This is an optimization exercise on Yosys and OpenROAD, whose aim is small area, a short achievable clock period and few clock cycles, not a production implementation. In this exercise RTL edits were held to simulation tests only and were not proved equivalent to the original. Power is estimated from default activity; no workload was simulated.

==> images/io_fan.png <==
Scale: 2 px per um.
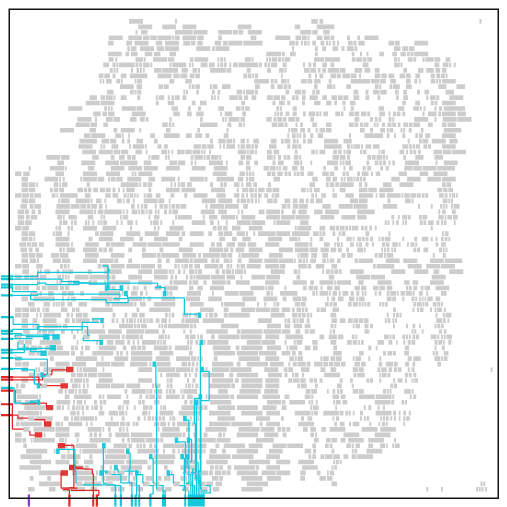
==> images/placement.png <==
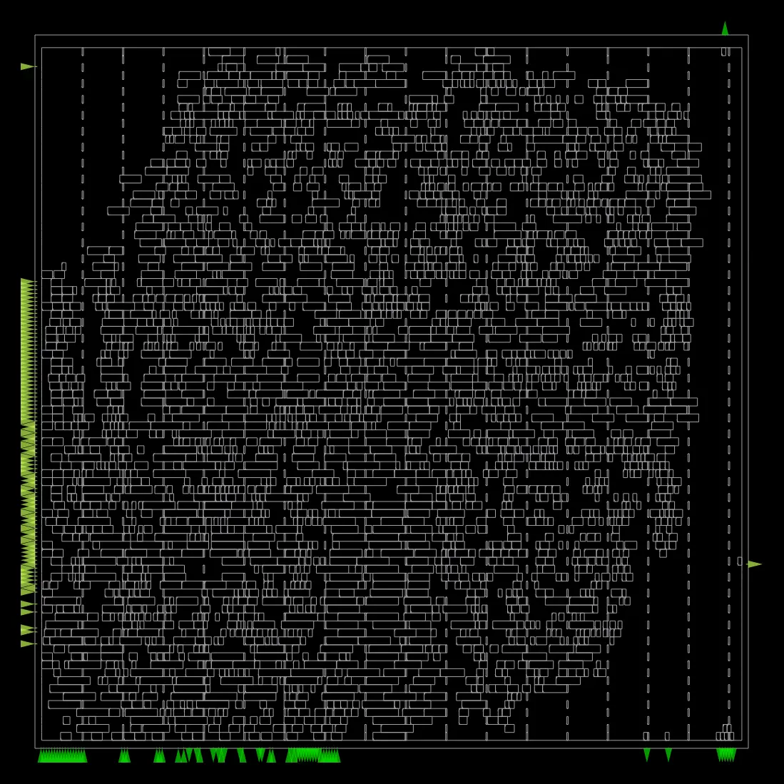
==> images/layer_met4.png <==
Scale: 2 px per um.
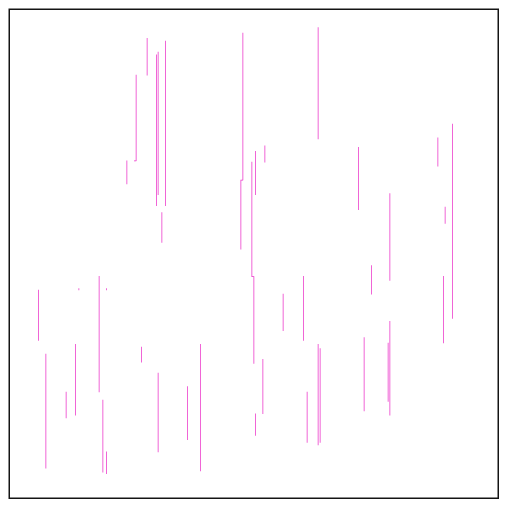
==> images/chip.png <==
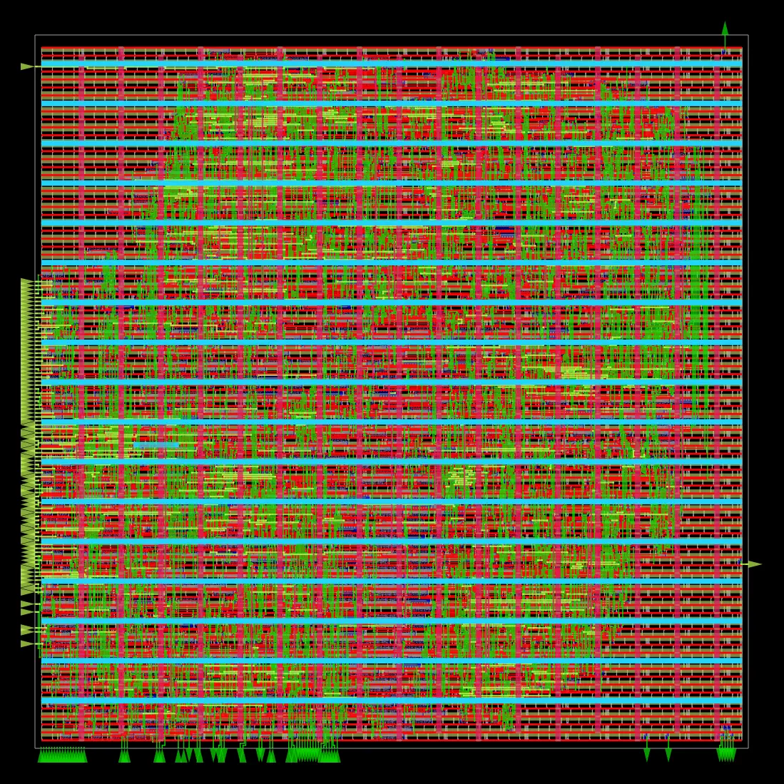
<file path="design.v">
module cmn_Reg (
	clk,
	q,
	d
);
	parameter p_nbits = 1;
	input wire clk;
	output reg [p_nbits - 1:0] q;
	input wire [p_nbits - 1:0] d;
	always @(posedge clk) q <= d;
endmodule
module cmn_ResetReg (
	clk,
	reset,
	q,
	d
);
	parameter p_nbits = 1;
	parameter p_reset_value = 0;
	input wire clk;
	input wire reset;
	output reg [p_nbits - 1:0] q;
	input wire [p_nbits - 1:0] d;
	always @(posedge clk) q <= (reset ? p_reset_value : d);
endmodule
module cmn_EnReg (
	clk,
	reset,
	q,
	d,
	en
);
	parameter p_nbits = 1;
	input wire clk;
	input wire reset;
	output reg [p_nbits - 1:0] q;
	input wire [p_nbits - 1:0] d;
	input wire en;
	always @(posedge clk)
		if (en)
			q <= d;
endmodule
module cmn_EnResetReg (
	clk,
	reset,
	q,
	d,
	en
);
	parameter p_nbits = 1;
	parameter p_reset_value = 0;
	input wire clk;
	input wire reset;
	output reg [p_nbits - 1:0] q;
	input wire [p_nbits - 1:0] d;
	input wire en;
	always @(posedge clk)
		if (reset || en)
			q <= (reset ? p_reset_value : d);
endmodule
module cmn_Mux2 (
	in0,
	in1,
	sel,
	out
);
	parameter p_nbits = 1;
	input wire [p_nbits - 1:0] in0;
	input wire [p_nbits - 1:0] in1;
	input wire sel;
	output reg [p_nbits - 1:0] out;
	always @(*)
		case (sel)
			1'd0: out = in0;
			1'd1: out = in1;
			default: out = {p_nbits {1'bx}};
		endcase
endmodule
module cmn_Mux3 (
	in0,
	in1,
	in2,
	sel,
	out
);
	parameter p_nbits = 1;
	input wire [p_nbits - 1:0] in0;
	input wire [p_nbits - 1:0] in1;
	input wire [p_nbits - 1:0] in2;
	input wire [1:0] sel;
	output reg [p_nbits - 1:0] out;
	always @(*)
		case (sel)
			2'd0: out = in0;
			2'd1: out = in1;
			2'd2: out = in2;
			default: out = {p_nbits {1'bx}};
		endcase
endmodule
module cmn_Mux4 (
	in0,
	in1,
	in2,
	in3,
	sel,
	out
);
	parameter p_nbits = 1;
	input wire [p_nbits - 1:0] in0;
	input wire [p_nbits - 1:0] in1;
	input wire [p_nbits - 1:0] in2;
	input wire [p_nbits - 1:0] in3;
	input wire [1:0] sel;
	output reg [p_nbits - 1:0] out;
	always @(*)
		case (sel)
			2'd0: out = in0;
			2'd1: out = in1;
			2'd2: out = in2;
			2'd3: out = in3;
			default: out = {p_nbits {1'bx}};
		endcase
endmodule
module cmn_Mux5 (
	in0,
	in1,
	in2,
	in3,
	in4,
	sel,
	out
);
	parameter p_nbits = 1;
	input wire [p_nbits - 1:0] in0;
	input wire [p_nbits - 1:0] in1;
	input wire [p_nbits - 1:0] in2;
	input wire [p_nbits - 1:0] in3;
	input wire [p_nbits - 1:0] in4;
	input wire [2:0] sel;
	output reg [p_nbits - 1:0] out;
	always @(*)
		case (sel)
			3'd0: out = in0;
			3'd1: out = in1;
			3'd2: out = in2;
			3'd3: out = in3;
			3'd4: out = in4;
			default: out = {p_nbits {1'bx}};
		endcase
endmodule
module cmn_Mux6 (
	in0,
	in1,
	in2,
	in3,
	in4,
	in5,
	sel,
	out
);
	parameter p_nbits = 1;
	input wire [p_nbits - 1:0] in0;
	input wire [p_nbits - 1:0] in1;
	input wire [p_nbits - 1:0] in2;
	input wire [p_nbits - 1:0] in3;
	input wire [p_nbits - 1:0] in4;
	input wire [p_nbits - 1:0] in5;
	input wire [2:0] sel;
	output reg [p_nbits - 1:0] out;
	always @(*)
		case (sel)
			3'd0: out = in0;
			3'd1: out = in1;
			3'd2: out = in2;
			3'd3: out = in3;
			3'd4: out = in4;
			3'd5: out = in5;
			default: out = {p_nbits {1'bx}};
		endcase
endmodule
module cmn_Mux7 (
	in0,
	in1,
	in2,
	in3,
	in4,
	in5,
	in6,
	sel,
	out
);
	parameter p_nbits = 1;
	input wire [p_nbits - 1:0] in0;
	input wire [p_nbits - 1:0] in1;
	input wire [p_nbits - 1:0] in2;
	input wire [p_nbits - 1:0] in3;
	input wire [p_nbits - 1:0] in4;
	input wire [p_nbits - 1:0] in5;
	input wire [p_nbits - 1:0] in6;
	input wire [2:0] sel;
	output reg [p_nbits - 1:0] out;
	always @(*)
		case (sel)
			3'd0: out = in0;
			3'd1: out = in1;
			3'd2: out = in2;
			3'd3: out = in3;
			3'd4: out = in4;
			3'd5: out = in5;
			3'd6: out = in6;
			default: out = {p_nbits {1'bx}};
		endcase
endmodule
module cmn_Mux8 (
	in0,
	in1,
	in2,
	in3,
	in4,
	in5,
	in6,
	in7,
	sel,
	out
);
	parameter p_nbits = 1;
	input wire [p_nbits - 1:0] in0;
	input wire [p_nbits - 1:0] in1;
	input wire [p_nbits - 1:0] in2;
	input wire [p_nbits - 1:0] in3;
	input wire [p_nbits - 1:0] in4;
	input wire [p_nbits - 1:0] in5;
	input wire [p_nbits - 1:0] in6;
	input wire [p_nbits - 1:0] in7;
	input wire [2:0] sel;
	output reg [p_nbits - 1:0] out;
	always @(*)
		case (sel)
			3'd0: out = in0;
			3'd1: out = in1;
			3'd2: out = in2;
			3'd3: out = in3;
			3'd4: out = in4;
			3'd5: out = in5;
			3'd6: out = in6;
			3'd7: out = in7;
			default: out = {p_nbits {1'bx}};
		endcase
endmodule
module cmn_MuxN (
	in,
	sel,
	out
);
	parameter nbits = 1;
	parameter ninputs = 2;
	input wire [(ninputs * nbits) - 1:0] in;
	input wire [$clog2(ninputs) - 1:0] sel;
	output wire [nbits - 1:0] out;
	assign out = in[((ninputs - 1) - sel) * nbits+:nbits];
endmodule
module crossbarVRTL (
	recv_msg,
	recv_val,
	recv_rdy,
	send_msg,
	send_val,
	send_rdy,
	reset,
	clk,
	control,
	control_val,
	control_rdy
);
	parameter BIT_WIDTH = 32;
	parameter N_INPUTS = 2;
	parameter N_OUTPUTS = 2;
	parameter CONTROL_BIT_WIDTH = 42;
	input wire [(N_INPUTS * BIT_WIDTH) - 1:0] recv_msg;
	input wire [0:N_INPUTS - 1] recv_val;
	output reg [0:N_INPUTS - 1] recv_rdy;
	output reg [(N_OUTPUTS * BIT_WIDTH) - 1:0] send_msg;
	output reg [0:N_OUTPUTS - 1] send_val;
	input wire [0:N_OUTPUTS - 1] send_rdy;
	input wire reset;
	input wire clk;
	input wire [CONTROL_BIT_WIDTH - 1:0] control;
	input wire control_val;
	output wire control_rdy;
	reg [CONTROL_BIT_WIDTH - 1:0] stored_control;
	wire [$clog2(N_INPUTS) - 1:0] input_sel;
	wire [$clog2(N_OUTPUTS) - 1:0] output_sel;
	always @(posedge clk)
		if (reset)
			stored_control <= 0;
		else if (control_val)
			stored_control <= control;
	assign control_rdy = 1;
	assign input_sel = stored_control[1];
	assign output_sel = stored_control[0];
	always @(*) begin
		send_msg = 0;
		send_val = 0;
		recv_rdy = 0;
		send_msg[((N_OUTPUTS - 1) - output_sel) * BIT_WIDTH+:BIT_WIDTH] = recv_msg[((N_INPUTS - 1) - input_sel) * BIT_WIDTH+:BIT_WIDTH];
		send_val[output_sel] = recv_val[input_sel];
		recv_rdy[input_sel] = send_rdy[output_sel];
	end
endmodule
`default_nettype none
module Adder (
	input wire clk,
	input wire reset,
	output wire i_stream_rdy,
	input wire i_stream_val,
	input wire o_stream_rdy,
	output wire o_stream_val,
	output wire [31:0] o_stream_data,
	input wire [31:0] i_stream_data
);
	reg c_i_stream_rdy;
	reg c_o_stream_val;
	assign i_stream_rdy = c_i_stream_rdy;
	assign o_stream_val = c_o_stream_val;
	reg [31:0] reg_out;
	wire reg_en;
	assign reg_en = i_stream_val && c_i_stream_rdy;
	always @(posedge clk) begin
		if (reset) reg_out <= 32'b00000000000000000000000000000000;
		else if (reg_en) reg_out <= i_stream_data;
	end
	assign o_stream_data = reg_out + 1;
	localparam INPUT_READY = 1'b0;
	localparam OUTPUT_READY = 1'b1;
	reg state;
	reg next_state;
	always @(posedge clk) begin
		if (reset) state <= INPUT_READY;
		else state <= next_state;
	end
	always @(*) begin
		next_state = state;
		case (state)
			INPUT_READY: if (i_stream_val) next_state = OUTPUT_READY;
			OUTPUT_READY: if (o_stream_rdy) next_state = INPUT_READY;
		endcase
	end
	always @(*) begin
		if (state == INPUT_READY) begin
				c_i_stream_rdy = 1'b1;
				c_o_stream_val = 1'b0;
		end
		else if (state == OUTPUT_READY) begin
				c_i_stream_rdy = 1'b0;
				c_o_stream_val = 1'b1;
		end
		else begin
				c_i_stream_rdy = 1'b0;
				c_o_stream_val = 1'b0;
		end
	end
endmodule
`default_nettype wire
module fadd_p4 (
	clk,
	inp,
	out
);
	input wire clk;
	input wire [31:0] inp;
	output wire [31:0] out;
	reg [31:0] p0_inp;
	always @(posedge clk) p0_inp <= inp;
	wire [7:0] p1_inp_bexp__3_comb;
	wire [22:0] p1_inp_fraction__2_comb;
	wire [5:0] p1_add_1779_comb;
	wire [7:0] p1_y_bexp__2_comb;
	wire [27:0] p1_wide_x_comb;
	wire [7:0] p1_greater_exp_bexp_comb;
	wire [27:0] p1_wide_x__1_comb;
	wire [7:0] p1_sub_1789_comb;
	wire [27:0] p1_wide_y__1_comb;
	wire [7:0] p1_sub_1791_comb;
	wire [27:0] p1_dropped_x_comb;
	wire [27:0] p1_dropped_y_comb;
	wire [7:0] p1_shift_x_comb;
	wire p1_sticky_x_comb;
	wire [27:0] p1_wide_y__3_comb;
	wire [7:0] p1_shift_y_comb;
	wire p1_sticky_y_comb;
	wire p1_inp_sign__2_comb;
	wire [27:0] p1_shifted_x_comb;
	wire [27:0] p1_shifted_y_comb;
	wire p1_greater_exp_sign_comb;
	wire [27:0] p1_addend_x_comb;
	wire [27:0] p1_addend_y_comb;
	wire [7:0] p1_max_exp_comb;
	wire [27:0] p1_addend_x__1_comb;
	wire [27:0] p1_addend_y__1_comb;
	wire p1_nand_1821_comb;
	wire p1_eq_1823_comb;
	wire p1_eq_1824_comb;
	wire p1_ne_1825_comb;
	assign p1_inp_bexp__3_comb = p0_inp[30:23];
	assign p1_inp_fraction__2_comb = p0_inp[22:0];
	assign p1_add_1779_comb = p1_inp_bexp__3_comb[7:2] + 6'h07;
	assign p1_y_bexp__2_comb = 8'h7f;
	assign p1_wide_x_comb = {{2'h0, p1_inp_fraction__2_comb} | 25'h0800000, 3'h0};
	assign p1_greater_exp_bexp_comb = (~(p1_inp_bexp__3_comb[7] | ((((((p1_inp_bexp__3_comb[0] & p1_inp_bexp__3_comb[1]) & p1_inp_bexp__3_comb[2]) & p1_inp_bexp__3_comb[3]) & p1_inp_bexp__3_comb[4]) & p1_inp_bexp__3_comb[5]) & p1_inp_bexp__3_comb[6])) ? p1_y_bexp__2_comb : p1_inp_bexp__3_comb);
	assign p1_wide_x__1_comb = p1_wide_x_comb & {28 {p1_inp_bexp__3_comb != 8'h00}};
	assign p1_sub_1789_comb = {p1_add_1779_comb, p1_inp_bexp__3_comb[1:0]} - p1_greater_exp_bexp_comb;
	assign p1_wide_y__1_comb = 28'h4000000;
	assign p1_sub_1791_comb = 8'h9b - p1_greater_exp_bexp_comb;
	assign p1_dropped_x_comb = (p1_sub_1789_comb >= 8'h1c ? 28'h0000000 : p1_wide_x__1_comb << p1_sub_1789_comb);
	assign p1_dropped_y_comb = (p1_sub_1791_comb >= 8'h1c ? 28'h0000000 : p1_wide_y__1_comb << p1_sub_1791_comb);
	assign p1_shift_x_comb = p1_greater_exp_bexp_comb - p1_inp_bexp__3_comb;
	assign p1_sticky_x_comb = p1_dropped_x_comb[27:3] != 25'h0000000;
	assign p1_wide_y__3_comb = 28'h4000000;
	assign p1_shift_y_comb = p1_greater_exp_bexp_comb + 8'h81;
	assign p1_sticky_y_comb = p1_dropped_y_comb[27:26] != 2'h0;
	assign p1_inp_sign__2_comb = p0_inp[31:31];
	assign p1_shifted_x_comb = (p1_shift_x_comb >= 8'h1c ? 28'h0000000 : p1_wide_x__1_comb >> p1_shift_x_comb);
	assign p1_shifted_y_comb = (p1_shift_y_comb >= 8'h1c ? 28'h0000000 : p1_wide_y__3_comb >> p1_shift_y_comb);
	assign p1_greater_exp_sign_comb = p1_inp_bexp__3_comb[7] & p1_inp_sign__2_comb;
	assign p1_addend_x_comb = p1_shifted_x_comb | {27'h0000000, p1_sticky_x_comb};
	assign p1_addend_y_comb = p1_shifted_y_comb | {27'h0000000, p1_sticky_y_comb};
	assign p1_max_exp_comb = 8'hff;
	assign p1_addend_x__1_comb = (p1_inp_sign__2_comb ^ p1_greater_exp_sign_comb ? -p1_addend_x_comb : p1_addend_x_comb);
	assign p1_addend_y__1_comb = (p1_greater_exp_sign_comb ? -p1_addend_y_comb : p1_addend_y_comb);
	assign p1_nand_1821_comb = ~(p1_inp_bexp__3_comb[7] & p1_inp_sign__2_comb);
	assign p1_eq_1823_comb = p1_inp_bexp__3_comb == p1_max_exp_comb;
	assign p1_eq_1824_comb = p1_inp_fraction__2_comb == 23'h000000;
	assign p1_ne_1825_comb = p1_inp_fraction__2_comb != 23'h000000;
	reg [7:0] p1_greater_exp_bexp;
	reg p1_inp_sign__2;
	reg p1_greater_exp_sign;
	reg [27:0] p1_addend_x__1;
	reg [27:0] p1_addend_y__1;
	reg p1_nand_1821;
	reg p1_eq_1823;
	reg p1_eq_1824;
	reg p1_ne_1825;
	always @(posedge clk) begin
		p1_greater_exp_bexp <= p1_greater_exp_bexp_comb;
		p1_inp_sign__2 <= p1_inp_sign__2_comb;
		p1_greater_exp_sign <= p1_greater_exp_sign_comb;
		p1_addend_x__1 <= p1_addend_x__1_comb;
		p1_addend_y__1 <= p1_addend_y__1_comb;
		p1_nand_1821 <= p1_nand_1821_comb;
		p1_eq_1823 <= p1_eq_1823_comb;
		p1_eq_1824 <= p1_eq_1824_comb;
		p1_ne_1825 <= p1_ne_1825_comb;
	end
	wire [28:0] p2_fraction_comb;
	wire [27:0] p2_abs_fraction_comb;
	wire [27:0] p2_reverse_1854_comb;
	wire [28:0] p2_one_hot_1855_comb;
	wire [4:0] p2_encode_1856_comb;
	wire p2_fraction_is_zero_comb;
	wire p2_cancel_comb;
	wire p2_carry_bit_comb;
	wire [27:0] p2_leading_zeroes_comb;
	wire p2_is_operand_inf_comb;
	wire p2_result_sign_comb;
	wire p2_and_1872_comb;
	wire p2_and_1871_comb;
	wire p2_and_1870_comb;
	wire [26:0] p2_carry_fraction_comb;
	wire [26:0] p2_bit_slice_1875_comb;
	wire [27:0] p2_add_1876_comb;
	wire p2_result_sign__1_comb;
	wire [2:0] p2_concat_1877_comb;
	wire [26:0] p2_carry_fraction__1_comb;
	wire [26:0] p2_cancel_fraction_comb;
	wire p2_ne_1881_comb;
	wire p2_nand_1887_comb;
	wire p2_is_result_nan_comb;
	wire p2_result_sign__2_comb;
	assign p2_fraction_comb = {{p1_addend_x__1[27]}, p1_addend_x__1} + {{p1_addend_y__1[27]}, p1_addend_y__1};
	assign p2_abs_fraction_comb = (p2_fraction_comb[28] ? -p2_fraction_comb[27:0] : p2_fraction_comb[27:0]);
	assign p2_reverse_1854_comb = {p2_abs_fraction_comb[0], p2_abs_fraction_comb[1], p2_abs_fraction_comb[2], p2_abs_fraction_comb[3], p2_abs_fraction_comb[4], p2_abs_fraction_comb[5], p2_abs_fraction_comb[6], p2_abs_fraction_comb[7], p2_abs_fraction_comb[8], p2_abs_fraction_comb[9], p2_abs_fraction_comb[10], p2_abs_fraction_comb[11], p2_abs_fraction_comb[12], p2_abs_fraction_comb[13], p2_abs_fraction_comb[14], p2_abs_fraction_comb[15], p2_abs_fraction_comb[16], p2_abs_fraction_comb[17], p2_abs_fraction_comb[18], p2_abs_fraction_comb[19], p2_abs_fraction_comb[20], p2_abs_fraction_comb[21], p2_abs_fraction_comb[22], p2_abs_fraction_comb[23], p2_abs_fraction_comb[24], p2_abs_fraction_comb[25], p2_abs_fraction_comb[26], p2_abs_fraction_comb[27]};
	assign p2_one_hot_1855_comb = {p2_reverse_1854_comb[27:0] == 28'h0000000, p2_reverse_1854_comb[27] && (p2_reverse_1854_comb[26:0] == 27'h0000000), p2_reverse_1854_comb[26] && (p2_reverse_1854_comb[25:0] == 26'h0000000), p2_reverse_1854_comb[25] && (p2_reverse_1854_comb[24:0] == 25'h0000000), p2_reverse_1854_comb[24] && (p2_reverse_1854_comb[23:0] == 24'h000000), p2_reverse_1854_comb[23] && (p2_reverse_1854_comb[22:0] == 23'h000000), p2_reverse_1854_comb[22] && (p2_reverse_1854_comb[21:0] == 22'h000000), p2_reverse_1854_comb[21] && (p2_reverse_1854_comb[20:0] == 21'h000000), p2_reverse_1854_comb[20] && (p2_reverse_1854_comb[19:0] == 20'h00000), p2_reverse_1854_comb[19] && (p2_reverse_1854_comb[18:0] == 19'h00000), p2_reverse_1854_comb[18] && (p2_reverse_1854_comb[17:0] == 18'h00000), p2_reverse_1854_comb[17] && (p2_reverse_1854_comb[16:0] == 17'h00000), p2_reverse_1854_comb[16] && (p2_reverse_1854_comb[15:0] == 16'h0000), p2_reverse_1854_comb[15] && (p2_reverse_1854_comb[14:0] == 15'h0000), p2_reverse_1854_comb[14] && (p2_reverse_1854_comb[13:0] == 14'h0000), p2_reverse_1854_comb[13] && (p2_reverse_1854_comb[12:0] == 13'h0000), p2_reverse_1854_comb[12] && (p2_reverse_1854_comb[11:0] == 12'h000), p2_reverse_1854_comb[11] && (p2_reverse_1854_comb[10:0] == 11'h000), p2_reverse_1854_comb[10] && (p2_reverse_1854_comb[9:0] == 10'h000), p2_reverse_1854_comb[9] && (p2_reverse_1854_comb[8:0] == 9'h000), p2_reverse_1854_comb[8] && (p2_reverse_1854_comb[7:0] == 8'h00), p2_reverse_1854_comb[7] && (p2_reverse_1854_comb[6:0] == 7'h00), p2_reverse_1854_comb[6] && (p2_reverse_1854_comb[5:0] == 6'h00), p2_reverse_1854_comb[5] && (p2_reverse_1854_comb[4:0] == 5'h00), p2_reverse_1854_comb[4] && (p2_reverse_1854_comb[3:0] == 4'h0), p2_reverse_1854_comb[3] && (p2_reverse_1854_comb[2:0] == 3'h0), p2_reverse_1854_comb[2] && (p2_reverse_1854_comb[1:0] == 2'h0), p2_reverse_1854_comb[1] && !p2_reverse_1854_comb[0], p2_reverse_1854_comb[0]};
	assign p2_encode_1856_comb = {(((((((((((p2_one_hot_1855_comb[16] | p2_one_hot_1855_comb[17]) | p2_one_hot_1855_comb[18]) | p2_one_hot_1855_comb[19]) | p2_one_hot_1855_comb[20]) | p2_one_hot_1855_comb[21]) | p2_one_hot_1855_comb[22]) | p2_one_hot_1855_comb[23]) | p2_one_hot_1855_comb[24]) | p2_one_hot_1855_comb[25]) | p2_one_hot_1855_comb[26]) | p2_one_hot_1855_comb[27]) | p2_one_hot_1855_comb[28], (((((((((((p2_one_hot_1855_comb[8] | p2_one_hot_1855_comb[9]) | p2_one_hot_1855_comb[10]) | p2_one_hot_1855_comb[11]) | p2_one_hot_1855_comb[12]) | p2_one_hot_1855_comb[13]) | p2_one_hot_1855_comb[14]) | p2_one_hot_1855_comb[15]) | p2_one_hot_1855_comb[24]) | p2_one_hot_1855_comb[25]) | p2_one_hot_1855_comb[26]) | p2_one_hot_1855_comb[27]) | p2_one_hot_1855_comb[28], (((((((((((p2_one_hot_1855_comb[4] | p2_one_hot_1855_comb[5]) | p2_one_hot_1855_comb[6]) | p2_one_hot_1855_comb[7]) | p2_one_hot_1855_comb[12]) | p2_one_hot_1855_comb[13]) | p2_one_hot_1855_comb[14]) | p2_one_hot_1855_comb[15]) | p2_one_hot_1855_comb[20]) | p2_one_hot_1855_comb[21]) | p2_one_hot_1855_comb[22]) | p2_one_hot_1855_comb[23]) | p2_one_hot_1855_comb[28], ((((((((((((p2_one_hot_1855_comb[2] | p2_one_hot_1855_comb[3]) | p2_one_hot_1855_comb[6]) | p2_one_hot_1855_comb[7]) | p2_one_hot_1855_comb[10]) | p2_one_hot_1855_comb[11]) | p2_one_hot_1855_comb[14]) | p2_one_hot_1855_comb[15]) | p2_one_hot_1855_comb[18]) | p2_one_hot_1855_comb[19]) | p2_one_hot_1855_comb[22]) | p2_one_hot_1855_comb[23]) | p2_one_hot_1855_comb[26]) | p2_one_hot_1855_comb[27], ((((((((((((p2_one_hot_1855_comb[1] | p2_one_hot_1855_comb[3]) | p2_one_hot_1855_comb[5]) | p2_one_hot_1855_comb[7]) | p2_one_hot_1855_comb[9]) | p2_one_hot_1855_comb[11]) | p2_one_hot_1855_comb[13]) | p2_one_hot_1855_comb[15]) | p2_one_hot_1855_comb[17]) | p2_one_hot_1855_comb[19]) | p2_one_hot_1855_comb[21]) | p2_one_hot_1855_comb[23]) | p2_one_hot_1855_comb[25]) | p2_one_hot_1855_comb[27]};
	assign p2_fraction_is_zero_comb = p2_fraction_comb == 29'h00000000;
	assign p2_cancel_comb = ((p2_encode_1856_comb[1] | p2_encode_1856_comb[2]) | p2_encode_1856_comb[3]) | p2_encode_1856_comb[4];
	assign p2_carry_bit_comb = p2_abs_fraction_comb[27];
	assign p2_leading_zeroes_comb = {23'h000000, p2_encode_1856_comb};
	assign p2_is_operand_inf_comb = p1_eq_1823 & p1_eq_1824;
	assign p2_result_sign_comb = (p2_fraction_comb[28] & p1_nand_1821) | (~(p2_fraction_comb[28] | p2_fraction_is_zero_comb) & p1_greater_exp_sign);
	assign p2_and_1872_comb = p2_carry_bit_comb & ~p2_cancel_comb;
	assign p2_and_1871_comb = ~p2_carry_bit_comb & p2_cancel_comb;
	assign p2_and_1870_comb = ~p2_carry_bit_comb & ~p2_cancel_comb;
	assign p2_carry_fraction_comb = p2_abs_fraction_comb[27:1];
	assign p2_bit_slice_1875_comb = p2_abs_fraction_comb[26:0];
	assign p2_add_1876_comb = p2_leading_zeroes_comb + 28'hfffffff;
	assign p2_result_sign__1_comb = (p2_is_operand_inf_comb ? p1_inp_sign__2 : p2_result_sign_comb);
	assign p2_concat_1877_comb = {p2_and_1870_comb, p2_and_1871_comb, p2_and_1872_comb};
	assign p2_carry_fraction__1_comb = p2_carry_fraction_comb | {26'h0000000, p2_abs_fraction_comb[0]};
	assign p2_cancel_fraction_comb = (p2_add_1876_comb >= 28'h000001b ? 27'h0000000 : p2_bit_slice_1875_comb << p2_add_1876_comb);
	assign p2_ne_1881_comb = p2_fraction_comb != 29'h00000000;
	assign p2_nand_1887_comb = ~(p1_eq_1823 & p1_eq_1824);
	assign p2_is_result_nan_comb = p1_eq_1823 & p1_ne_1825;
	assign p2_result_sign__2_comb = ~(p1_eq_1823 & p1_ne_1825) & p2_result_sign__1_comb;
	reg [7:0] p2_greater_exp_bexp;
	reg [4:0] p2_encode_1856;
	reg [26:0] p2_bit_slice_1875;
	reg [2:0] p2_concat_1877;
	reg [26:0] p2_carry_fraction__1;
	reg [26:0] p2_cancel_fraction;
	reg p2_ne_1881;
	reg p2_nand_1887;
	reg p2_is_operand_inf;
	reg p2_is_result_nan;
	reg p2_result_sign__2;
	always @(posedge clk) begin
		p2_greater_exp_bexp <= p1_greater_exp_bexp;
		p2_encode_1856 <= p2_encode_1856_comb;
		p2_bit_slice_1875 <= p2_bit_slice_1875_comb;
		p2_concat_1877 <= p2_concat_1877_comb;
		p2_carry_fraction__1 <= p2_carry_fraction__1_comb;
		p2_cancel_fraction <= p2_cancel_fraction_comb;
		p2_ne_1881 <= p2_ne_1881_comb;
		p2_nand_1887 <= p2_nand_1887_comb;
		p2_is_operand_inf <= p2_is_operand_inf_comb;
		p2_is_result_nan <= p2_is_result_nan_comb;
		p2_result_sign__2 <= p2_result_sign__2_comb;
	end
	wire [26:0] p3_shifted_fraction_comb;
	wire [2:0] p3_normal_chunk_comb;
	wire [1:0] p3_half_way_chunk_comb;
	wire [24:0] p3_add_1930_comb;
	wire p3_do_round_up_comb;
	wire [27:0] p3_rounded_fraction_comb;
	wire p3_rounding_carry_comb;
	wire [8:0] p3_add_1941_comb;
	wire [9:0] p3_add_1945_comb;
	wire [2:0] p3_add_1953_comb;
	wire [9:0] p3_wide_exponent_comb;
	wire [27:0] p3_shrl_1954_comb;
	wire [9:0] p3_wide_exponent__1_comb;
	wire [22:0] p3_result_fraction_comb;
	assign p3_shifted_fraction_comb = ((p2_carry_fraction__1 & {27 {p2_concat_1877[0]}}) | (p2_cancel_fraction & {27 {p2_concat_1877[1]}})) | (p2_bit_slice_1875 & {27 {p2_concat_1877[2]}});
	assign p3_normal_chunk_comb = p3_shifted_fraction_comb[2:0];
	assign p3_half_way_chunk_comb = p3_shifted_fraction_comb[3:2];
	assign p3_add_1930_comb = {1'h0, p3_shifted_fraction_comb[26:3]} + 25'h0000001;
	assign p3_do_round_up_comb = (p3_normal_chunk_comb > 3'h4) | (p3_half_way_chunk_comb == 2'h3);
	assign p3_rounded_fraction_comb = (p3_do_round_up_comb ? {p3_add_1930_comb, p3_normal_chunk_comb} : {1'h0, p3_shifted_fraction_comb});
	assign p3_rounding_carry_comb = p3_rounded_fraction_comb[27];
	assign p3_add_1941_comb = {1'h0, p2_greater_exp_bexp} + {8'h00, p3_rounding_carry_comb};
	assign p3_add_1945_comb = {1'h0, p3_add_1941_comb} + 10'h001;
	assign p3_add_1953_comb = {2'h0, p3_rounding_carry_comb} + 3'h3;
	assign p3_wide_exponent_comb = p3_add_1945_comb - {5'h00, p2_encode_1856};
	assign p3_shrl_1954_comb = p3_rounded_fraction_comb >> p3_add_1953_comb;
	assign p3_wide_exponent__1_comb = p3_wide_exponent_comb & {10 {p2_ne_1881}};
	assign p3_result_fraction_comb = p3_shrl_1954_comb[22:0];
	reg [9:0] p3_wide_exponent__1;
	reg p3_nand_1887;
	reg p3_is_operand_inf;
	reg p3_is_result_nan;
	reg [22:0] p3_result_fraction;
	reg p3_result_sign__2;
	always @(posedge clk) begin
		p3_wide_exponent__1 <= p3_wide_exponent__1_comb;
		p3_nand_1887 <= p2_nand_1887;
		p3_is_operand_inf <= p2_is_operand_inf;
		p3_is_result_nan <= p2_is_result_nan;
		p3_result_fraction <= p3_result_fraction_comb;
		p3_result_sign__2 <= p2_result_sign__2;
	end
	wire [8:0] p4_wide_exponent__2_comb;
	wire p4_nor_1985_comb;
	wire [7:0] p4_max_exp__2_comb;
	wire [22:0] p4_result_fraction__3_comb;
	wire [22:0] p4_fraction_high_bit_comb;
	wire [7:0] p4_result_exponent__2_comb;
	wire [22:0] p4_result_fraction__4_comb;
	wire [31:0] p4_tuple_1998_comb;
	assign p4_wide_exponent__2_comb = p3_wide_exponent__1[8:0] & {9 {~p3_wide_exponent__1[9]}};
	assign p4_nor_1985_comb = ~(p4_wide_exponent__2_comb[8] | (((((((p4_wide_exponent__2_comb[0] & p4_wide_exponent__2_comb[1]) & p4_wide_exponent__2_comb[2]) & p4_wide_exponent__2_comb[3]) & p4_wide_exponent__2_comb[4]) & p4_wide_exponent__2_comb[5]) & p4_wide_exponent__2_comb[6]) & p4_wide_exponent__2_comb[7]));
	assign p4_max_exp__2_comb = 8'hff;
	assign p4_result_fraction__3_comb = ((p3_result_fraction & {23 {~(~((((((((p4_wide_exponent__2_comb[1] | p4_wide_exponent__2_comb[2]) | p4_wide_exponent__2_comb[3]) | p4_wide_exponent__2_comb[4]) | p4_wide_exponent__2_comb[5]) | p4_wide_exponent__2_comb[6]) | p4_wide_exponent__2_comb[7]) | p4_wide_exponent__2_comb[8]) | p4_wide_exponent__2_comb[0]))}}) & {23 {p4_nor_1985_comb}}) & {23 {p3_nand_1887}};
	assign p4_fraction_high_bit_comb = 23'h400000;
	assign p4_result_exponent__2_comb = ((p3_is_result_nan | p3_is_operand_inf) | ~p4_nor_1985_comb ? p4_max_exp__2_comb : p4_wide_exponent__2_comb[7:0]);
	assign p4_result_fraction__4_comb = (p3_is_result_nan ? p4_fraction_high_bit_comb : p4_result_fraction__3_comb);
	assign p4_tuple_1998_comb = {p3_result_sign__2, p4_result_exponent__2_comb, p4_result_fraction__4_comb};
	reg [31:0] p4_tuple_1998;
	always @(posedge clk) p4_tuple_1998 <= p4_tuple_1998_comb;
	assign out = p4_tuple_1998;
endmodule
module XLS_Wrapper (
	clk,
	reset,
	op0,
	out,
	istream_val,
	istream_rdy,
	ostream_val,
	ostream_rdy
);
	input wire clk;
	input wire reset;
	input wire [31:0] op0;
	output wire [31:0] out;
	input wire istream_val;
	output reg istream_rdy;
	output reg ostream_val;
	input wire ostream_rdy;
	reg [2:0] counter;
	wire input_reg_en;
	assign input_reg_en = istream_val && istream_rdy;
	wire [31:0] i_stream_data_reg;
	cmn_EnReg #(32) input_reg(
		.clk(clk),
		.reset(reset),
		.q(i_stream_data_reg),
		.d(op0),
		.en(input_reg_en)
	);
	localparam IDLE = 2'd0;
	localparam CALC = 2'd1;
	localparam DONE = 2'd2;
	reg [1:0] state;
	reg [1:0] next_state;
	always @(posedge clk)
		if (reset)
			state <= IDLE;
		else
			state <= next_state;
	always @(posedge clk)
		if (reset)
			counter <= 3'd0;
		else if (counter == 3'd4)
			counter <= 3'd0;
		else if (state == CALC)
			counter <= counter + 3'd1;
	always @(*) begin
		next_state = state;
		case (state)
			IDLE: if (istream_val) next_state = CALC;
			CALC:
				if (counter == 3'd4)
					next_state = DONE;
			DONE:
				if (ostream_rdy)
					next_state = IDLE;
			default: next_state = state;
		endcase
	end
	always @(*)
		case (state)
			IDLE: begin
				istream_rdy = 1'b1;
				ostream_val = 1'b0;
			end
			CALC: begin
				istream_rdy = 1'b0;
				ostream_val = 1'b0;
			end
			DONE: begin
				istream_rdy = 1'b0;
				ostream_val = 1'b1;
			end
			default: begin
				istream_rdy = 1'b0;
				ostream_val = 1'b0;
			end
		endcase
	fadd_p4 xls(
		.clk(clk),
		.inp(i_stream_data_reg),
		.out(out)
	);
endmodule
module Wishbone (
	clk,
	reset,
	wbs_stb_i,
	wbs_cyc_i,
	wbs_we_i,
	wbs_sel_i,
	wbs_dat_i,
	wbs_adr_i,
	wbs_ack_o,
	wbs_dat_o,
	i_stream_rdy,
	i_stream_val,
	o_stream_rdy,
	o_stream_val,
	o_stream_data,
	i_stream_data,
	xbar_config,
	xbar_val
);
	parameter n_modules = 2;
	input wire clk;
	input wire reset;
	input wire wbs_stb_i;
	input wire wbs_cyc_i;
	input wire wbs_we_i;
	input wire [3:0] wbs_sel_i;
	input wire [31:0] wbs_dat_i;
	input wire [31:0] wbs_adr_i;
	output reg wbs_ack_o;
	output wire [31:0] wbs_dat_o;
	input wire i_stream_rdy;
	output reg i_stream_val;
	output reg o_stream_rdy;
	input wire o_stream_val;
	input wire [31:0] o_stream_data;
	output wire [31:0] i_stream_data;
	output wire [$clog2(n_modules) - 1:0] xbar_config;
	output reg xbar_val;
	localparam [31:0] BASE_ADDRESS = 32'h30000000;
	localparam [31:0] ERROR_ADDRESS = 32'h30000004;
	localparam [31:0] FFT_ADDRESS = 805306376;
	localparam [31:0] UPPER_BOUND_ADDRESS = BASE_ADDRESS + ((n_modules << 2) + 8);
	wire [31:0] loopback_reg;
	reg loopback_reg_en;
	cmn_EnResetReg #(
		32,
		0
	) loopback_enset_reg(
		.clk(clk),
		.reset(reset),
		.q(loopback_reg),
		.d(wbs_dat_i),
		.en(loopback_reg_en)
	);
	wire [31:0] error_reg;
	reg [31:0] next_error_reg;
	reg error_reg_en;
	cmn_EnResetReg #(
		32,
		0
	) error_enset_reg(
		.clk(clk),
		.reset(reset),
		.q(error_reg),
		.d(next_error_reg),
		.en(error_reg_en)
	);
	wire [31:0] wbs_dat_i_reg;
	reg wbs_dat_i_en;
	cmn_EnResetReg #(
		32,
		0
	) wbs_dat_i_reset_reg (
		.clk(clk),
		.reset(reset),
		.q(wbs_dat_i_reg),
		.d(wbs_dat_i),
		.en(wbs_dat_i_en)
	);
	assign i_stream_data = wbs_dat_i_reg;
	reg [1:0] wbs_dat_o_sel;
	cmn_Mux3 #(.p_nbits(32)) wbs_dat_o_mux(
		.in0(loopback_reg),
		.in1(o_stream_data),
		.in2(error_reg),
		.sel(wbs_dat_o_sel),
		.out(wbs_dat_o)
	);
	assign xbar_config = (wbs_adr_i >> 2) - 4'd12;
	reg is_write_module;
	reg is_write_module_error;
	reg is_read_module;
	reg is_read_module_error;
	reg is_read_busy_module;
	reg is_write_loop;
	reg is_read_loop;
	reg is_read_error;
	reg is_config_read_module;
	reg is_config_write_module;
	always @(*) begin
		is_write_loop = ((wbs_stb_i && wbs_cyc_i) && wbs_we_i) && (wbs_adr_i == BASE_ADDRESS);
		is_read_loop = ((wbs_stb_i && wbs_cyc_i) && !wbs_we_i) && (wbs_adr_i == BASE_ADDRESS);
		is_read_error = ((wbs_stb_i && wbs_cyc_i) && !wbs_we_i) && (wbs_adr_i == ERROR_ADDRESS);
		is_config_write_module = (((wbs_stb_i && wbs_cyc_i) && wbs_we_i)) && (((wbs_adr_i <= UPPER_BOUND_ADDRESS) && (wbs_adr_i > ERROR_ADDRESS)) && (wbs_adr_i[1:0] == 2'b00));
		is_config_read_module = (((wbs_stb_i && wbs_cyc_i) && !wbs_we_i)) && (((wbs_adr_i <= UPPER_BOUND_ADDRESS) && (wbs_adr_i > ERROR_ADDRESS)) && (wbs_adr_i[1:0] == 2'b00));
		is_write_module = i_stream_rdy;
		is_write_module_error = !i_stream_rdy;
		is_read_module = o_stream_val;
		is_read_module_error = !o_stream_val && i_stream_rdy;
		is_read_busy_module = !o_stream_val && !i_stream_rdy;
	end
	localparam IDLE = 2'd0;
	localparam BUSY = 2'd1;
	localparam READ_CONFIG = 2'd2;
	localparam WRITE_CONFIG = 2'd3;
	reg [1:0] state;
	reg [1:0] next_state;
	always @(posedge clk)
		if (reset)
			state <= IDLE;
		else
			state <= next_state;
	always @(*) begin
		next_state = state;
		case (state)
			IDLE:
				if (is_config_read_module)
					next_state = READ_CONFIG;
				else if (is_config_write_module)
					next_state = WRITE_CONFIG;
				else
					next_state = IDLE;
			READ_CONFIG:
				if (is_read_busy_module)
					next_state = BUSY;
				else next_state = IDLE;
			WRITE_CONFIG:
				next_state = IDLE;
			BUSY:
				if (o_stream_val)
					next_state = IDLE;
		endcase
	end
	localparam [1:0] loop_sel = 2'd0;
	localparam [1:0] data_sel = 2'd1;
	localparam [1:0] error_sel = 2'd2;
	localparam [1:0] x_sel = 2'bxx;
	task cs;
		input reg cs_i_stream_val;
		input reg cs_o_stream_rdy;
		input reg cs_loopback_reg_en;
		input reg cs_error_reg_en;
		input reg [31:0] cs_next_error_reg;
		input reg cs_wbs_ack_o;
		input reg [1:0] cs_wbs_dat_o_sel;
		input reg cs_xbar_val;
		input reg cs_wbs_dat_i_en;
		begin
			i_stream_val = cs_i_stream_val;
			o_stream_rdy = cs_o_stream_rdy;
			loopback_reg_en = cs_loopback_reg_en;
			error_reg_en = cs_error_reg_en;
			next_error_reg = cs_next_error_reg;
			wbs_ack_o = cs_wbs_ack_o;
			wbs_dat_o_sel = cs_wbs_dat_o_sel;
			xbar_val = cs_xbar_val;
			wbs_dat_i_en = cs_wbs_dat_i_en;
		end
	endtask
	always @(*) begin
		cs(0, 0, 0, 0, 0, 0, 0, 0, 0);
		case (state)
			IDLE:
				if (is_read_loop)
					cs(0, 0, 0, 1, 0, 1, loop_sel, 0, 0);
				else if (is_write_loop)
					cs(0, 0, 1, 1, 0, 1, x_sel, 0, 0);
				else if (is_read_error)
					cs(0, 0, 0, 0, 0, 1, error_sel, 0, 0);
				else if (is_config_read_module || is_config_write_module)
					cs(0, 0, 0, 0, 0, 0, 0, 1, 1);
			READ_CONFIG:
				if (is_read_module)
					cs(0, 1, 0, 1, 0, 1, data_sel, 0, 0);
				else if (is_read_busy_module)
					cs(0, 0, 0, 1, 0, 0, x_sel, 0, 0);
				else if (is_read_module_error)
					cs(0, 0, 0, 1, 1, 1, x_sel, 0, 0);
			WRITE_CONFIG:
				if (is_write_module)
					cs(1, 0, 0, 1, 0, 1, x_sel, 0, 0);
				else if (is_write_module_error)
					cs(0, 0, 0, 1, 1, 1, x_sel, 0, 0);
			BUSY:
				if (o_stream_val)
					cs(0, 1, 0, 1, 0, 1, data_sel, 0, 0);
				else
					cs(0, 1, 0, 0, 0, 0, x_sel, 0, 0);
			default:
				cs(0, 0, 0, 0, 0, 0, 0, 0, 0);
		endcase
	end
endmodule
`default_nettype none
module Demo_Wrapper (
	input wire wb_clk_i,
	input wire wb_rst_i,
	input wire wbs_stb_i,
	input wire wbs_cyc_i,
	input wire wbs_we_i,
	input wire [3:0] wbs_sel_i,
	input wire [31:0] wbs_dat_i,
	input wire [31:0] wbs_adr_i,
    input wire switch_crossbar_control,
    input wire switch_crossbar_control_en,
	output wire wbs_ack_o,
	output wire [31:0] wbs_dat_o,
    input wire [7:0] gpio_input,
    input wire [7:0] gpio_input_en,
    output wire [7:0] gpio_output,
    output wire [7:0] gpio_output_en,
    input wire gpio_istream_val,
    input wire gpio_istream_val_en,
    output wire gpio_istream_rdy,
    output wire gpio_istream_rdy_en,
    output wire gpio_ostream_val,
    output wire gpio_ostream_val_en,
    input wire gpio_ostream_rdy,
    input wire gpio_ostream_rdy_en,
    input wire gpio_xbar_config,
    input wire gpio_xbar_config_en,
    input wire gpio_xbar_val,
    input wire gpio_xbar_val_en
);
    wire [1:0] c_i_stream_rdy;
    wire [63:0] c_o_stream_data;
    wire [1:0] c_o_stream_val;
    wire [1:0] c_i_stream_val;
    wire [63:0] c_i_stream_data;
    wire [1:0] c_o_stream_rdy;
    Wishbone 
    #(
        .n_modules(2)
    ) 
    wb (
        .clk  (wb_clk_i),
        .reset(wb_rst_i),
        .wbs_stb_i(wbs_stb_i),
        .wbs_cyc_i(wbs_cyc_i),
        .wbs_we_i (wbs_we_i),
        .wbs_sel_i(wbs_sel_i),
        .wbs_dat_i(wbs_dat_i),
        .wbs_adr_i(wbs_adr_i),
        .wbs_ack_o(wbs_ack_o),
        .wbs_dat_o(wbs_dat_o),
        .i_stream_val (module_input_xbar_recv_val[0]),
        .i_stream_data(module_input_xbar_recv_msg[31:0]),
        .o_stream_rdy (module_output_xbar_send_rdy[0]),
        .i_stream_rdy (module_input_xbar_recv_rdy[0]),
        .o_stream_val (module_output_xbar_send_val[0]),
        .o_stream_data(module_output_xbar_send_msg[31:0])
        ,
        .xbar_config(wb_xbar_interface_ctrl),
        .xbar_val(wb_crossbar_control_val)
    );
    wire [(2 * 32) - 1:0] module_input_xbar_recv_msg;
	wire [1:0] module_input_xbar_recv_val;
	wire [1:0] module_input_xbar_recv_rdy;
    wire [(2 * 32) - 1:0] module_output_xbar_send_msg;
	wire [1:0] module_output_xbar_send_val;
	wire [1:0] module_output_xbar_send_rdy;
    assign module_input_xbar_recv_val[1] = gpio_istream_val;
    assign module_input_xbar_recv_msg[63:32] = {24'b0, gpio_input};
    assign module_output_xbar_send_rdy[1] = gpio_ostream_rdy;
    assign gpio_istream_rdy = module_input_xbar_recv_rdy[1];
    assign gpio_ostream_val = module_output_xbar_send_val[1];
    assign gpio_output = module_output_xbar_send_msg[39:32];
    assign gpio_output_en = 8'b0;
    assign gpio_istream_rdy_en = 1'b0;
    assign gpio_ostream_val_en = 1'b0;
    wire wb_crossbar_control_val;
    wire crossbar_control_rdy;
    wire wb_xbar_interface_ctrl;
    wire interface_crossbar_control;
    wire crossbar_control_val;
    cmn_Mux2 #(
        1
    ) xbar_interface_mux (
        .in0(gpio_xbar_config),
        .in1(wb_xbar_interface_ctrl),
        .out(interface_crossbar_control),
        .sel(switch_crossbar_control)
    );
    cmn_Mux2 #(
        1
    ) xbar_val_mux (
        .in0(gpio_xbar_val),
        .in1(wb_crossbar_control_val),
        .out(crossbar_control_val),
        .sel(switch_crossbar_control)
    );
    crossbarVRTL#(
        .BIT_WIDTH(32),
		.N_INPUTS(2),
		.N_OUTPUTS(2),
		.CONTROL_BIT_WIDTH(2)
    ) module_input(
        .clk(wb_clk_i),
		.reset(wb_rst_i),
		.recv_msg(module_input_xbar_recv_msg),
		.recv_val(module_input_xbar_recv_val),
		.recv_rdy(module_input_xbar_recv_rdy),
		.send_msg(c_i_stream_data),
		.send_val(c_i_stream_val),
		.send_rdy(c_i_stream_rdy),
		.control({switch_crossbar_control, interface_crossbar_control}),
		.control_val(crossbar_control_val),
		.control_rdy(crossbar_control_rdy)
    );
    Adder adder1 (
        .clk  (wb_clk_i),
        .reset(wb_rst_i),
        .i_stream_val (c_i_stream_val[0]),
        .i_stream_data(c_i_stream_data[31:0]),
        .o_stream_rdy (c_o_stream_rdy[0]),
        .i_stream_rdy (c_i_stream_rdy[0]),
        .o_stream_val (c_o_stream_val[0]),
        .o_stream_data(c_o_stream_data[31:0])
    );
    XLS_Wrapper fadd_0 (
        .clk(wb_clk_i),
        .reset(wb_rst_i),
        .op0(c_i_stream_data[63:32]),
        .out(c_o_stream_data[63:32]),
        .istream_val(c_i_stream_val[1]),
        .istream_rdy(c_i_stream_rdy[1]),
        .ostream_val(c_o_stream_val[1]),
        .ostream_rdy(c_o_stream_rdy[1])
    );
        crossbarVRTL #(
        .BIT_WIDTH(32),
		.N_INPUTS(2),
		.N_OUTPUTS(2),
		.CONTROL_BIT_WIDTH(2)
    ) module_output (
        .clk(wb_clk_i),
		.reset(wb_rst_i),
		.recv_msg(c_o_stream_data),
		.recv_val(c_o_stream_val),
		.recv_rdy(c_o_stream_rdy),
		.send_msg(module_output_xbar_send_msg),
		.send_val(module_output_xbar_send_val),
		.send_rdy(module_output_xbar_send_rdy),
		.control({interface_crossbar_control, switch_crossbar_control}),
		.control_val(crossbar_control_val),
		.control_rdy(crossbar_control_rdy)
    );
endmodule
`default_nettype wire
</file>
<file path="run.sh">
#!/bin/bash
# synth_recipe.tcl (not shown) runs the flow's synth.tcl, then flattens the netlist and writes it again
# the make line also repeats each setting of config.mk as NAME=value (left out here)
make -C /OpenROAD-flow-scripts/flow DESIGN_CONFIG=/design/flow/config.mk WORK_HOME=/design/flow/orfs CLKGATE_MAP_FILE= SYNTH_SCRIPT=/design/flow/synth_recipe.tcl finish
</file>
<file path="config.mk">
export PLATFORM = sky130hd
export DESIGN_NAME = Demo_Wrapper
export DESIGN_NICKNAME = Demo_Wrapper
export VERILOG_FILES = /design/flow/design.v
export SDC_FILE = /design/flow/constraint.sdc
export NUM_CORES = 4
export LEC_CHECK = 0
export CAP_MARGIN = 20
export CORE_MARGIN = 2
export CORE_UTILIZATION = 40
export SLEW_MARGIN = 20
</file>
<file path="constraint.sdc">
create_clock -name core_clock -period 10.0 [get_ports {wb_clk_i}]
set_input_delay 2.0000 -clock core_clock [delete_from_list [all_inputs] [get_ports {wb_clk_i}]]
set_output_delay 2.0000 -clock core_clock [all_outputs]
set_load 0.01 [all_outputs]
</file>
==> metrics.md <==
| Metric | Value |
|---|---|
| Result of the run | `timing/DRC/antenna clean` |
| Post-route total power | `about 8.3 mW` |
| Kind of path behind the tightest hold check | `register to register` |
| Global routing usage summed across all routing layers | `23.20%` |
| Final Hold Fails | `0` |
| Mean post-synth cell area | `between 8 and 9 sq um` |
| Total Neg Setup Slack | `0 ns` |
| Basic-gate share of the synthesized area counting and, or, nand and nor cells | `a little over a fifth` |
| Final cycle utilization of the critical path | `between 70% and 80%` |
| Row cnt | `87` |
| Layout Skew | `0.01976 ns` |
| Net switching power | `3.807 mW` |
| Multiplexer fraction of the synthesized cell area | `5.879%` |
| Final-report max-slew violation count | `0` |
| Number of register bits inferred by synthesis | `just under 400` |
| Seq. cell area | `0.008720 sq mm` |
| Fraction of synthesized cell area in xor and xnor cells | `5.907%` |
| Proportion of power drawn by flip-flops and latches | `approximately a quarter` |
| Main combinational cell family by area after synthesis | `simple AND/OR/NAND/NOR gates` |
| Root buf cell | `clkbuf_16` |
| Synth warn | `9` |
| Synthesized netlist cell count | `roughly 2700` |
| Post-synthesis sequential area ratio | `a little under two fifths` |
| Die Outline Area | `approximately 0.059 sq mm` |
| Switching part of the total | `between 40% and 50%` |
| Maximum root-to-sink buffer count | `3` |
| Mean number of vias per cell | `~5.8` |
| Share of the synthesized area in the top cell type | `around a quarter` |
| Post-synthesis cell type count | `between 100 and 150` |
| Cts-stage hold buffer count | `0` |
| Number of antenna violations at the first check in global routing | `2` |
| Gpl congestion | `a little over 0.9` |
| Starting DRT DRC Count | `1916` |
| Clock tree from TritonCTS | `built` |
| Most instantiated cells after synthesis | `305 x nand2_1, 290 x dfxtp_1, 227 x nor2_1` |
| Remaining number of nets flagged by the antenna check after routing | `0` |
| Diodes inserted | `0` |
| Remaining DRCs | `0` |
Testbench counts, summed over its fixed seeds: cycles 11,158.
## Picture notes: io_fan.png
Key: gpio_input = red [bits 8, direction input, edge 5 left, 3 bottom, end cells 8, buffers 8, wire 222 um]; gpio_istream_val_en = purple [bits 1, direction input, edge bottom, end cells 0, buffers 0]; wbs_dat_o = cyan [bits 32, direction output, edge 18 bottom, 14 left, end cells 32, buffers 32, wire 1380 um]
I/O pins: 152
number of buffers added on ports: 124

## Picture notes: placement.png
number of sequential cells: 387
final core utilization: 46.14%
filler-free cell count of the finished design: 3476

## Picture notes: layer_met4.png
The layer holds 2.2% of the routed length. The wires run mostly vertical. The layer carries 1550 um of wire. 28 nets have wire on it.
number of vias in the routed layout: 20260
Total Wirelength: 70550 um

## Picture notes: chip.png
DIE HEIGHT: 243.7 um
final non-filler cell area: 0.02612 sq mm
die width: 243.7 um

-- power by group through the flow --
| stage | clock, mW | sequential [mW] | combinational, mW |
|---|---|---|---|
| floorplan | 0 | 2.05 | 3.43 |
| detailed placement | 0 | 2.14 | 4.57 |
| CTS | 1.57 | 2.11 | 4.60 |
| global route | 1.64 | 2.14 | 5.06 |
| global placement | 0 | 2.14 | 4.58 |
| finish | 1.54 | 2.11 | 4.68 |
-- path summary, 6_finish.rpt --
kind                                                         from                           endpoint  slack [ns]  depth (start not counted)
worst max-delay path                 fadd_0.xls.p1_addend_x__1[0]  fadd_0.xls.p2_cancel_fraction[25]        2.20                         19
worst min-delay path            fadd_0.xls.p1_greater_exp_bexp[3]  fadd_0.xls.p2_greater_exp_bexp[3]        0.33                          0
worst max register to register       fadd_0.xls.p1_addend_x__1[0]  fadd_0.xls.p2_cancel_fraction[25]        2.20                         19
worst min register to register  fadd_0.xls.p1_greater_exp_bexp[3]  fadd_0.xls.p2_greater_exp_bexp[3]        0.33                          0
-- through the flow --
| stage | std cells | setup WS, ns | area, sq um |
|---|---|---|---|
| after global placement | 3402 | 2.478 | 24740 |
| after global routing | 3476 | 1.716 | 26120 |
| after detailed placement | 3402 | 2.450 | 24740 |
| after CTS | 3476 | 2.380 | 26110 |
| final | 3476 | 2.204 | 26120 |
| after floorplan | 2661 | 3.655 | 23020 |
-- area by class of cell --
| class | count | share of cell area [%] |
|---|---|---|
| multi-input cells | 2030 | 51.15 |
| clock inverters | 15 | 0.5270 |
| inverters | 79 | 1.135 |
| well taps | 756 | 3.622 |
| clock buffers | 59 | 4.700 |
| repair buffers | 150 | 5.481 |
| flip-flops and latches | 387 | 33.39 |
-- worst max-delay path, stage by stage, from the launching register on --
cell	delay, ns
dfxtp_1	0.30
ha_1	0.25
fa_1	0.42
xnor2_1	0.56
a21boi_1	0.56
and4b_1	0.44
nand3_2	0.20
nor3_1	0.82
a21o_1	0.24
xor2_1	0.59
a31o_2	0.24
nor4_4	0.06
o41ai_4	0.36
buf_4	0.48
ha_1	0.37
xor2_2	0.72
mux4_2	0.60
nand2_1	0.08
o221ai_1	0.12
a22o_1	0.26
-- metal layers --
layer | global-route usage (%) | share of wire [%] | vias to the layer above
met2 | 37.68 | 46 | 768
met5 | 0 | 0.018 | -
met3 | 3.756 | 6.8 | 90
met4 | 6.133 | 2.2 | 2
li1 | - | - | 9676
met1 | 31.97 | 45 | 9722

==> separate check: timing with driven ports <==
Ports are ideal in the flow. The routed layout listed here was re-timed in OpenROAD. Step 1 (the two cells are an assumption about what drives the block):
set clk [get_ports {wb_clk_i}]
set_driving_cell -lib_cell sky130_fd_sc_hd__clkbuf_16 $clk
set_driving_cell -lib_cell sky130_fd_sc_hd__buf_2 [delete_from_list [all_inputs] $clk]
Step 2, shift: input delay + t, output delay - t, t = (earliest + latest rising clock arrival at the registers) / 2. This alone moves slack from input paths to output paths. a / b / c = no drivers / after step 1 / after step 2; a / b = the first two.
t (ns): 0.628
slack for setup (ns): 2.204 / 2.204 / 2.204
worst setup path after step 2: register to register
worst slew at a driven data input, ns: 0.07
pins driven straight from the clock port: 1
After both steps this run still meets setup and hold. For this run, drivers alone change the setup slack by 0.000 ns; drivers and shift together by 0.000 ns.
